This is an optimization exercise on Yosys and OpenROAD, whose aim is small area, not a production implementation. RTL that was checked went through simulation tests only; none was proved equivalent to the original. Not every run is shown, and edits may drop behaviour that the tests do not exercise. Only the layout flow was run in runs 2 and 3; the RTL was not checked for function there.

$ cat run.sh
#!/bin/bash
# synth_recipe.tcl (not shown) runs the flow's synth.tcl, then flattens the netlist and writes it again
# the make line also repeats each setting of config.mk as NAME=value (left out here)
make -C /OpenROAD-flow-scripts/flow DESIGN_CONFIG=/design/flow/config.mk WORK_HOME=/design/flow/orfs CLKGATE_MAP_FILE= SYNTH_SCRIPT=/design/flow/synth_recipe.tcl finish
$ cat config.mk
export PLATFORM = sky130hd
export DESIGN_NAME = alu_design
export DESIGN_NICKNAME = alu_design
export VERILOG_FILES = /design/flow/design.v
export SDC_FILE = /design/flow/constraint.sdc
export NUM_CORES = 4
export LEC_CHECK = 0
export CAP_MARGIN = 20
export CORE_MARGIN = 2
export CORE_UTILIZATION = 40
export PLACE_DENSITY = 0.6
export SLEW_MARGIN = 20
$ cat constraint.sdc
create_clock -name core_clock -period 80.0 [get_ports {clk_i}]
set_input_delay 16.0000 -clock core_clock [delete_from_list [all_inputs] [get_ports {clk_i}]]
set_output_delay 16.0000 -clock core_clock [all_outputs]
set_load 0.01 [all_outputs]
$ cat design.v
module alu_design(clk_i,rst_i,valid_i,ready_o,operand_a,operand_b,operation,result);
	input clk_i,rst_i,valid_i;
	input [31:0]operand_a,operand_b;
	input [2:0]operation;
	output reg ready_o;
	output reg [31:0]result;
	always@(posedge clk_i) begin
		if(rst_i==1)begin
			ready_o=0;
			result=0;
		end
		else begin
			if(valid_i==1)begin
				ready_o=1;
				case(operation)
					3'b000: result = operand_a + operand_b;  
					3'b001: result = operand_a - operand_b;  
					3'b010: result = operand_a * operand_b;  
					3'b011: result = (operand_b == 0) ? 32'hFFFFFFFF : operand_a / operand_b;  
					3'b100: result = (operand_b == 0) ? operand_a : operand_a % operand_b;  
					3'b101: result = operand_a & operand_b;  
					3'b110: result = operand_a | operand_b;  
					3'b111: result = operand_a ^ operand_b;  
				endcase
			end
			else ready_o=0;
		end
	end
endmodule
Figure 1. Met4 routing (run 1).
Supply wires on this layer in grey.
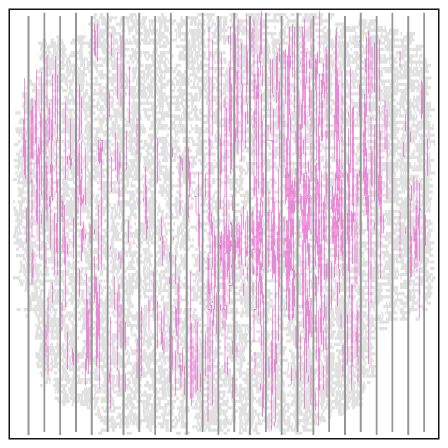
319 nets have wire on it. The layer holds 7.6% of the routed length. The longest straight run is 157 um.

Figure 2. Wiring heat map (run 1).
37 x 37 tiles, from white (low) to dark blue (high), scaled to the fullest tile. Values are wire area over tile area, all layers added.
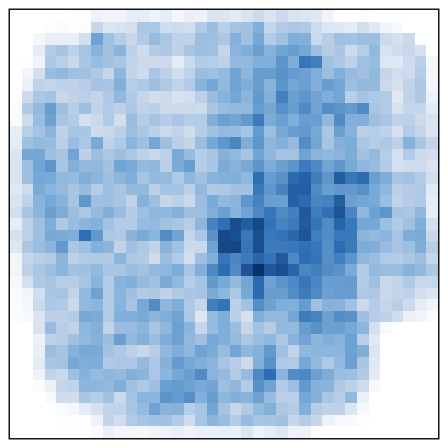
21% of the tiles are over half the peak. The emptiest ninth of the die: lower right. The fullest tile reaches 1.1. 9.7% of the tiles are nearly empty.

==> run notes, run 1 <==
status=finished clean; ClkCell Share=0.233%; total negative setup slack=0 ns; commonest non-fill, non-tap cells in the layout=buf_4 (2084), nand2_1 (962), ha_1 (709); mux contribution to synthesized area=1.89%; Setup WS pre-CTS=-3.72 ns; Startpoint Class=input pin; Register Area=661 sq um; Post-Syn Instances=7392; sequential cell area share=0.891%; crit-path max cell delay=0.63 ns; Clock Skew=0 ns; share of the synthesized area in the top cell type=17.8%; IO Port Bufs=102; Seq/Total Area, Yosys=1.25%; share of cells above drive strength 1=30.3%; Max Root-Sink Buffers=2; most used standard cell by instance count after synthesis=nand2_1; post-DR wirelength/cell=25.6 um; via count=66900; Synth area leader=ha_1; final setup vio count=0; drt first pass iters=8; fraction of area in multi-input gates=69.1%; Final Hold Fails=0; DRT iter0 DRCs=7386; WP data required=80.21 ns; Min-Delay Startpoint=result[14]$_SDFFE_PP0P_; Post-CTS Setup Repair Bufs=12; WL met2=118000 um; hold crit path type=reg -> reg; number of fillers in the final layout=12600; final net count=10600; Tap Count=1755; Top cell by count, worst path=buf_4; most common cell after layout, fill and taps aside=buf_4; H-Tree Depth=2; Initial Util=40.2%; hold slack=0.495 ns; DRC errors left=0; delay-heaviest family, CP=compound AO/OA/AOI/OAI gates; Site Rows=133; final WL=284000 um; multi-input logic area=51200 sq um; P&R area growth vs syn=40.7%; Max-Cap Viols=0; Final ANT Viol Nets=0; I/O Pins=103; worst hold path depth=2; Synth Area in Adders=33.4%; area of the mapped netlist=52700 sq um; reg2reg start=result[15]$_SDFFE_PP0P_; slowest CP cell=clkdlybuf4s50_1; DRT met1 WL=110000 um; Worst-Margin Slew=1.22 ns; clock tree root driver cell=clkbuf_16; xor and xnor area share after synthesis=8.32%; largest cells by area after synthesis=ha_1 (18%), fa_1 (16%), nand2_1 (7.0%); Critical Path Sink=result[12]$_SDFFE_PP0P_; antenna violations before repair=28
Figure 3. The metal 1 layer (run 1).
Supply wires on this layer in grey.
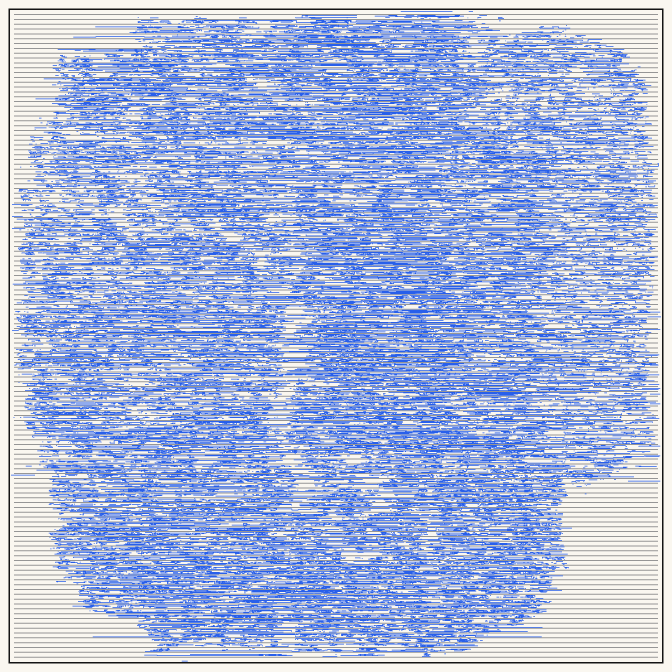
The layer holds 39% of the routed length. The layer carries 110 mm of wire. 10007 nets have wire on it. The wires run mostly horizontal. The longest straight run is 86.9 um.

Figure 4. Routing congestion (run 1).
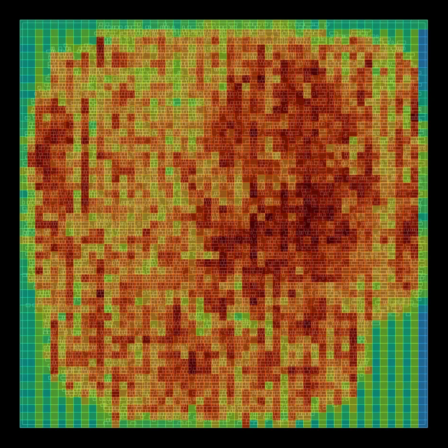
GRT met2 Usage: 61.0%
Final Util: 56.6%
GRT busiest layer: met2
M1 GR Usage: 51.1%
Global Route Usage Sum: 40.1%

Figure 5. Zoomed window (run 1).
Region (255, 255) to (295, 295) um. Cells in grey, sequential cells in the stronger grey; small squares are vias.
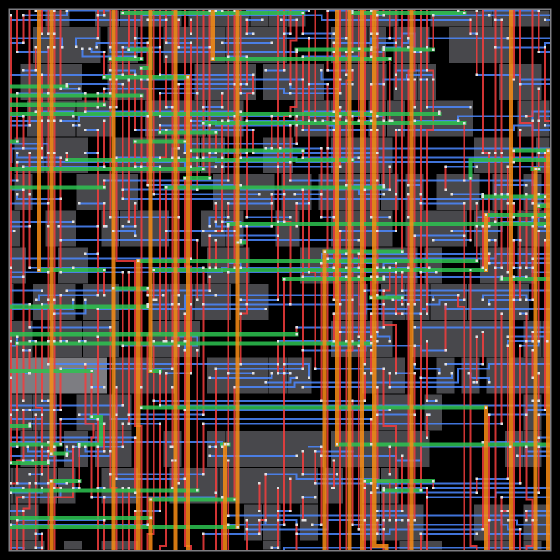

--- run 2: outline of the changes from run 1 ---
design.v: 29 -> 7133 lines; modules unchanged: 0
  alu_design: edited, 29 -> 7109 lines
  c_inv: new, 3 lines
  c_nand2: new, 3 lines
  c_nor2: new, 3 lines
  c_xor2: new, 3 lines
  c_xnor2: new, 3 lines
  c_aoi21: new, 3 lines
  c_oai21: new, 3 lines
  c_mux2i: new, 3 lines
==> module c_nor2 as of run 2 <==
module c_nor2 (input a, input b, output z);
	assign z = ~(a | b);
endmodule
==> module c_xnor2 as of run 2 <==
module c_xnor2 (input a, input b, output z);
	assign z = ~(a ^ b);
endmodule
==> module c_aoi21 as of run 2 <==
module c_aoi21 (input a1, input a2, input b1, output z);
	assign z = ~((a1 & a2) | b1);
endmodule
==> module c_inv as of run 2 <==
module c_inv (input a, output z);
	assign z = ~a;
endmodule
==> module c_oai21 as of run 2 <==
module c_oai21 (input a1, input a2, input b1, output z);
	assign z = ~((a1 | a2) & b1);
endmodule
==> module c_xor2 as of run 2 <==
module c_xor2 (input a, input b, output z);
	assign z = a ^ b;
endmodule
==> module c_mux2i as of run 2 <==
module c_mux2i (input a0, input a1, input s, output z);
	assign z = ~(s ? a1 : a0);
endmodule
==> module c_nand2 as of run 2 <==
module c_nand2 (input a, input b, output z);
	assign z = ~(a & b);
endmodule
--- a/config.mk
+++ b/config.mk
@@ -11,2 +11,3 @@
 export PLACE_DENSITY = 0.6
 export SLEW_MARGIN = 20
+export SYNTH_HIERARCHICAL = 1
Figure 6. Zoomed window (run 2).
Region (179, 179) to (219, 219) um. Cells in grey, sequential cells in the stronger grey; small squares are vias.
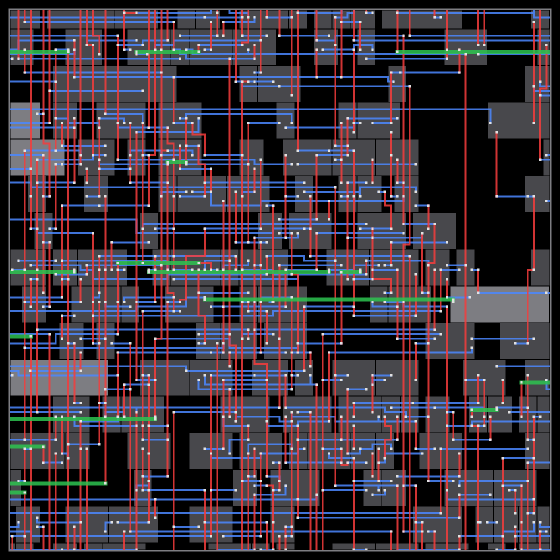
met1: marked blue. met2: marked red. met3: marked green.
133 logic cells have their middle in the window. Netlist names of flops here include result (3). Sequential cells in the window: 3. Most frequent: nand2_1 (20), mux2i_1 (17), xnor2_1 (17).

Figure 7. Wiring heat map (run 2).
27 x 27 tiles, from white (low) to dark blue (high), scaled to the fullest tile. Values are wire area over tile area, all layers added.
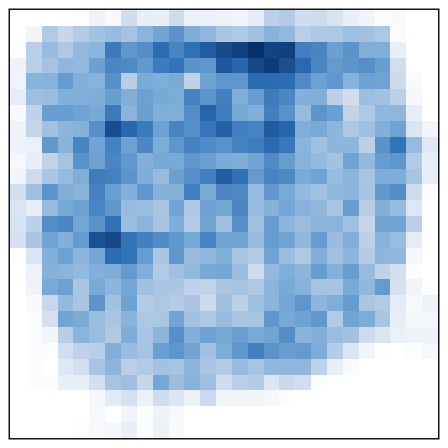
The fullest tile reaches 0.66. The emptiest ninth of the die: lower right. 15% of the tiles are nearly empty. 30% of the tiles are over half the peak.

Figure 8. Met4 routing (run 2).
Supply wires on this layer in grey.
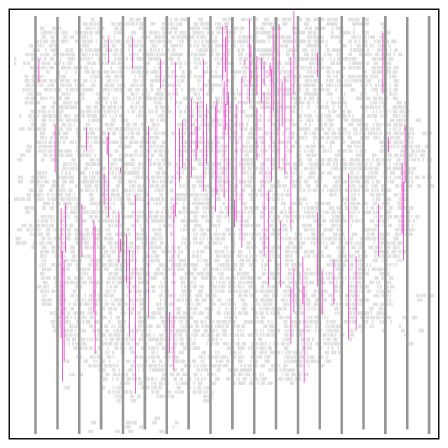
The layer carries 3530 um of wire. 69 nets have wire on it.

==> run 2 against run 1 <==
Effect of this change:
- non-clock buffer count down 1862
- critical endpoint is now result[24]$_SDFFE_PP0P_
- final cell count down 53%
- fmax up 2.1%
- die area down 48%
- clock skew unchanged
- count of clock-buffer cells in the layout unchanged
- register-to-register slack better by 0.90 ns
- wire length down 64%
- worst hold slack worse by 0.031 ns
- synthesized cell count down 45%
- first-iteration DRC count down 63%
- final area down 56%
==> run notes, run 2 <==
status=finished clean; Tap Count=873 (-50%); Site Rows=95 (-29%); Crit Path Class=in -> reg; hold crit path type=reg -> reg; final setup vio count=0 (unchanged); DRT iter0 DRCs=2723 (-63%); Final Non-Filler Cells=5238; M1 GR Usage=37.5% (-14 points); WL met2=46600 um (-60%); #FFs+latches synth=33; GRT busiest layer=met2; # diodes=1; share of the synthesized area in the top cell type=26.9% (+9.1 points); Avg Cell Area, Syn=6.78 sq um; reg2reg start=result[20]$_SDFFE_PP0P_; area of the mapped netlist=27400 sq um (-48%); met3 GRT Util=2.48%; drt first pass iters=6 (-2); dpl cell area=31100 sq um; largest cells by area after synthesis=xnor2_1 (27%), mux2i_1 (21%), o21ai_1 (11%); hold slack=0.464 ns (-0.0309 ns); Setup WS pre-CTS=-1.45 ns (+2.28 ns); DRT met1 WL=46800 um (-58%); gpl congestion=0.935; P&R area growth vs syn=19.4%; clk sinks=33; I/O Pins=103 (unchanged); most used standard cell by instance count after synthesis=xnor2_1; mux contribution to synthesized area=20.7% (+19 points); Min Clock Period, post-route=76.71 ns; crit path max fanout=28; max reg flops=32; WP data required=80.23 ns (+0.02 ns); Reg-to-Reg End=result[20]$_SDFFE_PP0P_; Max-Cap Viols=0 (unchanged); Startpoint Class=input pin; Final ANT Viol Nets=0 (unchanged); Final Hold Fails=0 (unchanged); Synth area leader=xnor2_1; xor and xnor area share after synthesis=32.8% (+24 points); vias in the first global route=26900; synthesized net count=4110; clock tree root driver cell=clkbuf_16; worst hold path depth=2 (unchanged); multi-input logic area=26800 sq um (-48%); Global Route Usage Sum=27.7% (-12 points); number of fillers in the final layout=6853 (-46%); Max Root-Sink Buffers=2 (unchanged); crit-path max cell delay=0.75 ns (+0.12 ns); CP startpoint=operand_b[21]; Min-Delay Startpoint=result[14]$_SDFFE_PP0P_; fraction of area in multi-input gates=82.0% (+13 points); f_max=13.0 MHz; Core Area=67500 sq um; Non-CTS buffers=372; sequential cell area share=2.02% (+1.1 points); most common cell after layout, fill and taps aside=xnor2_1; DRC errors left=0 (unchanged); Register Area=661 sq um (unchanged); GRT overflow=0; GRT met2 Usage=46.0% (-15 points); final WL=103000 um (-64%); Initial Util=40.6% (+0.35 points); share of cells above drive strength 1=17.2% (-13 points); IO Port Bufs=102 (unchanged); Worst-Margin Slew=1.00 ns (-0.214 ns); slowest CP cell=mux2i_1; antenna violations before repair=2 (-93%); Seq/Total Area, Yosys=2.41% (+1.2 points); delay-heaviest family, CP=compound AO/OA/AOI/OAI gates; post-DR wirelength/cell=19.7 um (-23%); Critical Path Sink=result[24]$_SDFFE_PP0P_; CTS tree=done; Post-CTS Setup Repair Bufs=6 (-6); Clock Skew=0 ns (unchanged); Final Util=48.4% (-8.1 points); ClkCell Share=0.482% (+0.25 points); largest net degree at the start of global routing=49; Post-Syn Instances=4040 (-45%); H-Tree Depth=2 (unchanged); final net count=4433 (-58%); Top cell by count, worst path=a21oi_2; Synth Area in Adders=0% (-33 points); total negative setup slack=0 ns (unchanged); via count=29700 (-56%); commonest non-fill, non-tap cells in the layout=xnor2_1 (839), nand2_1 (690), o21ai_1 (565)
Figure 9. The metal 1 layer (run 2).
Supply wires on this layer in grey.
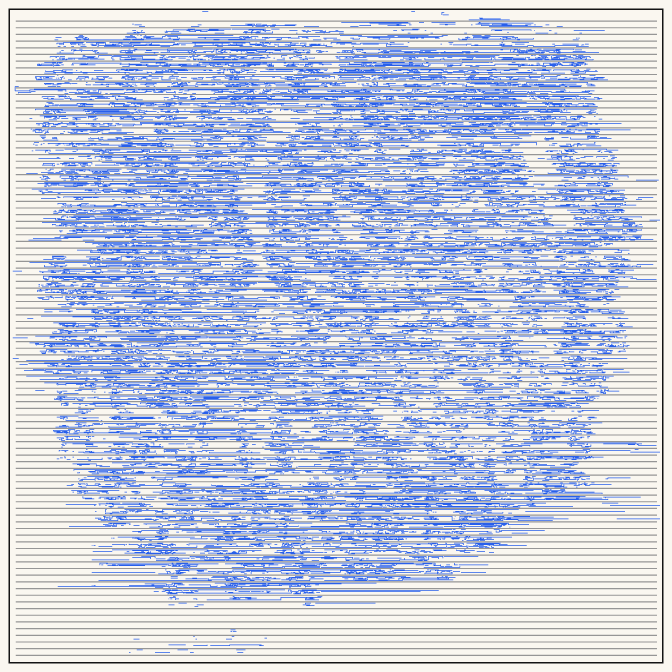

==> run 3: changes to the inputs <==
--- a/config.mk
+++ b/config.mk
@@ -8,6 +8,6 @@
 export CAP_MARGIN = 20
 export CORE_MARGIN = 2
-export CORE_UTILIZATION = 40
-export PLACE_DENSITY = 0.6
+export CORE_UTILIZATION = 60
+export PLACE_DENSITY = 0.75
 export SLEW_MARGIN = 20
 export SYNTH_HIERARCHICAL = 1
Figure 10. The metal 1 layer (run 3).
Supply wires on this layer in grey.
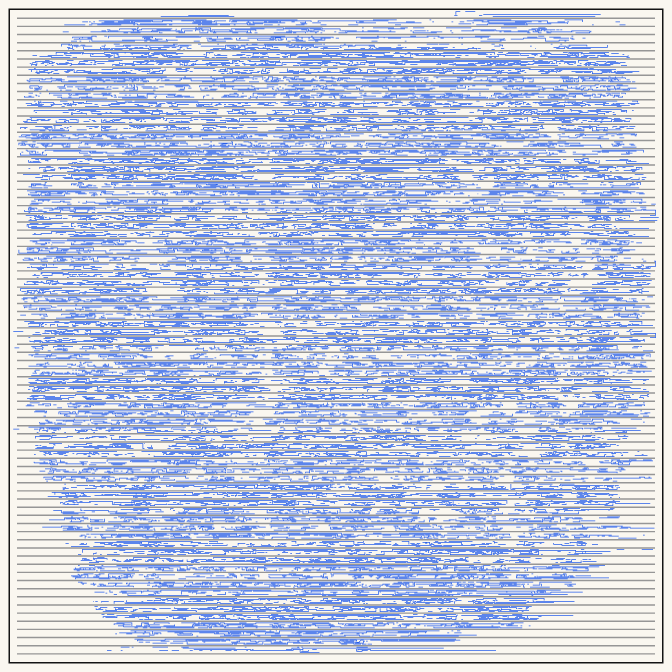
The longest straight run is 70.4 um. The layer holds 41% of the routed length. The wires run mostly horizontal. 4227 nets have wire on it.

Figure 11. Routing congestion (run 3).
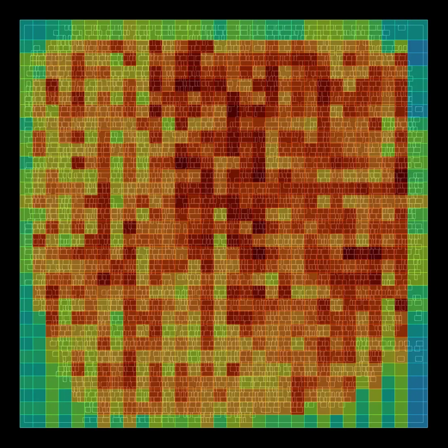
met3 GRT Util: 5.31%
Final Util: 70.7%
post-DR wirelength/cell: 19.6 um
M1 GR Usage: 47.2%
Global Route Usage Sum: 37.8%

Figure 12. Zoomed window (run 3).
Region (143, 143) to (183, 183) um. Cells in grey, sequential cells in the stronger grey; small squares are vias.
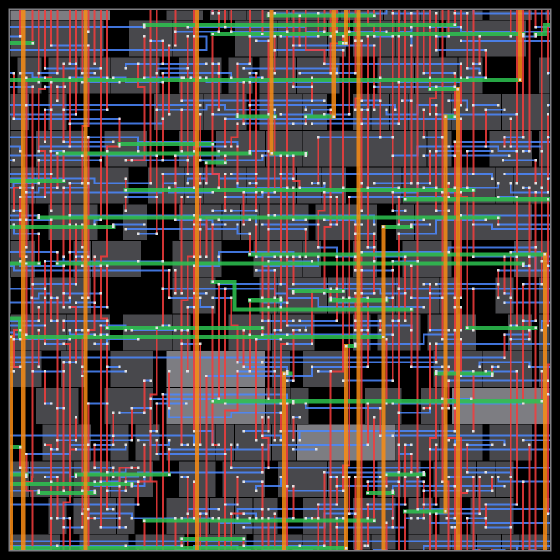
met4: marked orange. met3: marked green. met1: marked blue. met2: marked red.
151 logic cells have their middle in the window. Most frequent: nand2_1 (23), mux2i_1 (20), xnor2_1 (17). Sequential cells in the window: 4. Netlist names of flops here include result (4).

==> run 3 against run 2 <==
Effect of this change:
- count of clock-buffer cells in the layout decreased by 1
- core utilization increased by 22 points
- sequential share of layout area about the same
- final cell count down 5.8%
- area after synthesis did not move
- worst setup slack got worse by 0.39 ns
==> run notes, run 3 <==
largest cells by area after synthesis=xnor2_1 (27%), mux2i_1 (21%), o21ai_1 (11%); #FFs+latches synth=33 (unchanged); clock tree root driver cell=clkbuf_16; relative slew slack=22.7%; delay-heaviest family, CP=compound AO/OA/AOI/OAI gates; ys flop type=dfxtp_1; GRT overflow=0 (unchanged); IO Port Bufs=102 (unchanged); non-clk buf share=9.20%; DRT iter0 DRCs=3012 (+11%); # diodes=1 (unchanged); antenna violations before repair=1 (-1); drt first pass iters=8 (+2); Min Clock Period, post-route=77.10 ns (+0.395 ns); most used standard cell by instance count after synthesis=xnor2_1; fin crit share=96.4%; CP Depth=310; CTS Buf Count=5; GRT met2 Usage=63.0% (+17 points); DRC errors left=0 (unchanged); clock buf count=6; main combinational cell family by area after synthesis=XOR/XNOR gates; synthesized net count=4110 (unchanged); Synth Area in Adders=0% (unchanged); Tap Count=600 (-31%); Max-Cap Viols=0 (unchanged); crit-path max cell delay=0.59 ns (-0.16 ns); P&R area growth vs syn=16.6%; WP data required=80.21 ns (-0.02 ns); Yosys warnings=7; die height=218 um; Seq/Total Area, Yosys=2.41% (unchanged); total negative setup slack=0 ns (unchanged); reg2reg start=result[12]$_SDFFE_PP0P_; H-Tree Depth=2 (unchanged); asr flop ratio synth=0%; gpl congestion=1.03 (+9.6%); Crit Path Class=in -> reg; worst skew pair latency=0.28 ns; number of fillers in the final layout=3869 (-44%); Initial Util=60.6% (+20 points); ClkCell Share=0.435% (-0.047 points); Post-Syn Instances=4040 (unchanged); xor and xnor area share after synthesis=32.8% (unchanged); Top cell by count, worst path=a21oi_2; mux contribution to synthesized area=20.7% (unchanged); final WL=96800 um (-6.3%); final setup vio count=0 (unchanged); Reg-to-Reg End=result[12]$_SDFFE_PP0P_; Avg Cell Area, Syn=6.78 sq um (unchanged); f_max=13.0 MHz (-0.51%); Synth area leader=xnor2_1; multi-input logic area=26700 sq um (-0.38%); WL met2=43000 um (-7.8%); Final Non-Filler Cells=4933 (-5.8%); Worst-Margin Slew=1.15 ns (+0.147 ns); vias in the first global route=27200 (+1.2%); dpl cell area=30400 sq um (-2.5%); commonest non-fill, non-tap cells in the layout=xnor2_1 (840), nand2_1 (690), o21ai_1 (565); clk sinks=33 (unchanged); DRT met1 WL=39200 um (-16%); max reg flops=32 (unchanged); area of the mapped netlist=27400 sq um (unchanged); CP startpoint=operand_b[7]; sequential cell area share=2.07% (+0.049 points); share of the synthesized area in the top cell type=26.9% (unchanged); Post-CTS Setup Repair Bufs=8 (+2); fraction of area in multi-input gates=83.7% (+1.7 points); Setup WS pre-CTS=-1.53 ns (-0.0867 ns); Clock Skew=0 ns (unchanged); crit path max fanout=31 (+11%); Register Area=661 sq um (unchanged); GRT busiest layer=met2; CTS tree=done; count of non-CTS inverters in the layout=192; largest net degree at the start of global routing=49 (unchanged); via count=30300 (+2.0%); share of cells above drive strength 1=16.4% (-0.84 points); Final ANT Viol Nets=0 (unchanged); Startpoint Class=input pin; final net count=4401 (-0.72%); hold slack=0.453 ns (-0.0110 ns); Core Area=45200 sq um (-33%); Final Hold Fails=0 (unchanged); most common cell after layout, fill and taps aside=xnor2_1; Max Root-Sink Buffers=2 (unchanged); I/O Pins=103 (unchanged); Non-CTS buffers=338 (-9.1%); slowest CP cell=clkdlybuf4s50_1; Critical Path Sink=result[17]$_SDFFE_PP0P_; worst hold path depth=2 (unchanged); Min-Delay Startpoint=result[29]$_SDFFE_PP0P_; status=finished clean; hold crit path type=reg -> reg; Site Rows=78 (-18%)
Figure 13. Met4 routing (run 3).
Supply wires on this layer in grey.
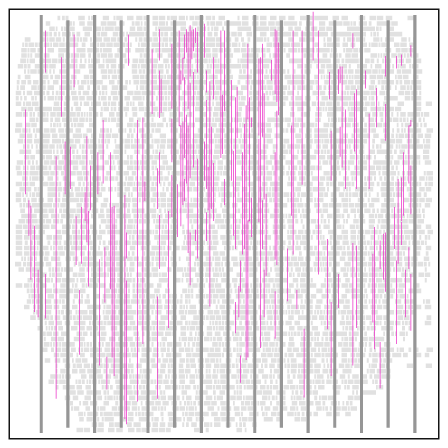

## Run 4: large edit since run 3, in outline
design.v: 7133 -> 7263 lines; modules unchanged: 8
  alu_design: edited, 7109 -> 7239 lines
--- a/config.mk
+++ b/config.mk
@@ -8,6 +8,6 @@
 export CAP_MARGIN = 20
 export CORE_MARGIN = 2
-export CORE_UTILIZATION = 60
-export PLACE_DENSITY = 0.75
+export CORE_UTILIZATION = 40
+export PLACE_DENSITY = 0.6
 export SLEW_MARGIN = 20
 export SYNTH_HIERARCHICAL = 1
Figure 14. Met4 routing (run 4).
Supply wires on this layer in grey.
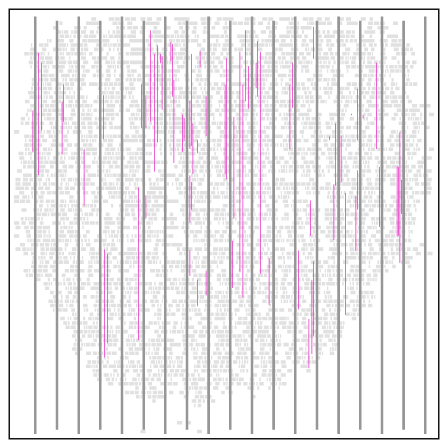
The layer holds 2.8% of the routed length. The wires run mostly vertical. 56 nets have wire on it. The layer carries 2770 um of wire.

Figure 15. Zoomed window (run 4).
Region (181, 181) to (221, 221) um. Cells in grey, sequential cells in the stronger grey; small squares are vias.
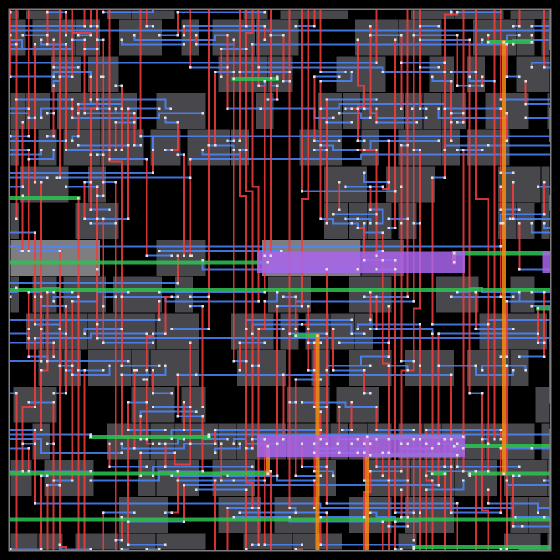
met1: marked blue. met3: marked green. met5: marked purple. met4: marked orange. met2: marked red.
Most frequent: xnor2_1 (27), nand2_1 (18), o21ai_1 (17). Netlist names of flops here include result (2). Sequential cells in the window: 2. 120 logic cells have their middle in the window.

Figure 16. Routing congestion (run 4).
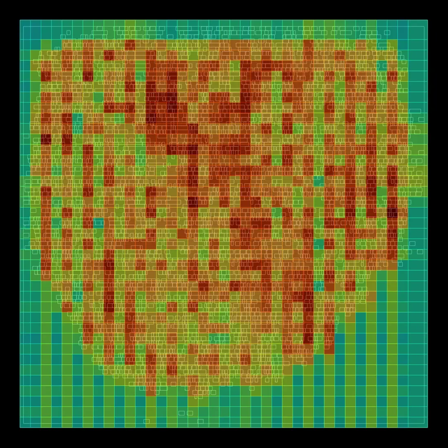
Final Util: 49.4%
GRT met2 Usage: 46.4%
M1 GR Usage: 35.5%
post-DR wirelength/cell: 18.8 um

==> run 4 against run 3 <==
Effect of this change:
- non-clock buffer count up 57
- final cell count up 8.0%
- area after synthesis grew 1.9%
- wire length grew 3.6%
- worst hold slack better by 0.014 ns
- core utilization decreased by 21 points
- die area grew 52%
- clock skew unchanged
- register-to-register slack lost 0.06 ns
- still clean
==> run notes, run 4 <==
worst hold path depth=2 (unchanged); Synth Area in Adders=0.0359% (+0.036 points); f_max=13.2 MHz (+2.0%); die height=268 um (+23%); Avg Cell Area, Syn=6.89 sq um (+1.7%); Register Area=661 sq um (unchanged); max reg flops=32 (unchanged); status=finished clean; Yosys warnings=7 (unchanged); Final Hold Fails=0 (unchanged); GRT busiest layer=met2; Max-Cap Viols=0 (unchanged); Clock Skew=0 ns (unchanged); Site Rows=96 (+23%); Post-CTS Setup Repair Bufs=8 (unchanged); worst skew pair latency=0.29 ns (about the same); Final ANT Viol Nets=0 (unchanged); hold slack=0.467 ns (+0.0139 ns); Critical Path Sink=result[12]$_SDFFE_PP0P_; ys flop type=dfxtp_1; IO Port Bufs=102 (unchanged); vias in the first global route=27000 (-0.82%); #FFs+latches synth=33 (unchanged); Global Route Usage Sum=26.6% (-11 points); mux contribution to synthesized area=18.9% (-1.7 points); P&R area growth vs syn=21.8%; relative slew slack=17.4% (-5.2 points); area of the mapped netlist=27900 sq um (+1.9%); number of fillers in the final layout=6794 (+76%); Post-Syn Instances=4047 (+0.17%); Setup WS pre-CTS=-1.78 ns (-0.253 ns); crit-path max cell delay=0.69 ns (+0.10 ns); gpl congestion=0.936 (-8.7%); total negative setup slack=0 ns (unchanged); hold crit path type=reg -> reg; CP Depth=309 (-0.32%); largest net degree at the start of global routing=66 (+35%); WL met2=47100 um (+9.5%); share of the synthesized area in the top cell type=29.4% (+2.5 points); final WL=100000 um (+3.6%); delay-heaviest family, CP=compound AO/OA/AOI/OAI gates; final net count=4466 (+1.5%); multi-input logic area=27900 sq um (+4.3%); Final Non-Filler Cells=5328 (+8.0%); Max Root-Sink Buffers=2 (unchanged); asr flop ratio synth=0% (unchanged); Min-Delay Startpoint=result[0]$_SDFFE_PP0P_; DRT met1 WL=45400 um (+16%); Non-CTS buffers=395 (+17%); reg2reg start=result[15]$_SDFFE_PP0P_; Worst-Margin Slew=1.24 ns (+0.0872 ns); # diodes=0 (-1); Core Area=68800 sq um (+52%); xor and xnor area share after synthesis=35.1% (+2.4 points); synthesized net count=4117 (+0.17%); slowest CP cell=or4_4

-- what the ideal ports hide --
In the flow no input, the clock included, has a driving cell. The finished layouts below were timed again as built, in two steps. Step 1 (the two cells are an assumption about what drives the block):
set clk [get_ports {clk_i}]
set_driving_cell -lib_cell sky130_fd_sc_hd__clkbuf_16 $clk
set_driving_cell -lib_cell sky130_fd_sc_hd__buf_2 [delete_from_list [all_inputs] $clk]
Step 2 moves the port delays by t, midway between the first and last clock arrival at a register: inputs arrive t later, outputs are due t later. That takes back most of the time a late clock gives input paths. Slacks: ideal ports / drivers / drivers and shift; pairs: ideal ports / drivers.
| run | t (ns) | setup WS [ns] | worst hold slack (ns) | worst setup path after step 2 |
|---|---|---|---|---|
| run 1 | 0.339 | 1.704 / 1.721 / 1.383 | 0.495 / 0.495 / 0.495 | input to register |
| run 2 | 0.312 | 3.290 / 3.295 / 2.983 | 0.464 / 0.464 / 0.464 | input to register |
| run 3 | 0.304 | 2.895 / 2.900 / 2.596 | 0.453 / 0.453 / 0.453 | input to register |
| run 4 | 0.311 | 4.394 / 4.392 / 4.081 | 0.467 / 0.467 / 0.467 | input to register |
After both steps every run listed still meets setup and hold. For run 1, which loses most, drivers alone change the setup slack by +0.017 ns; drivers and shift together by -0.321 ns.
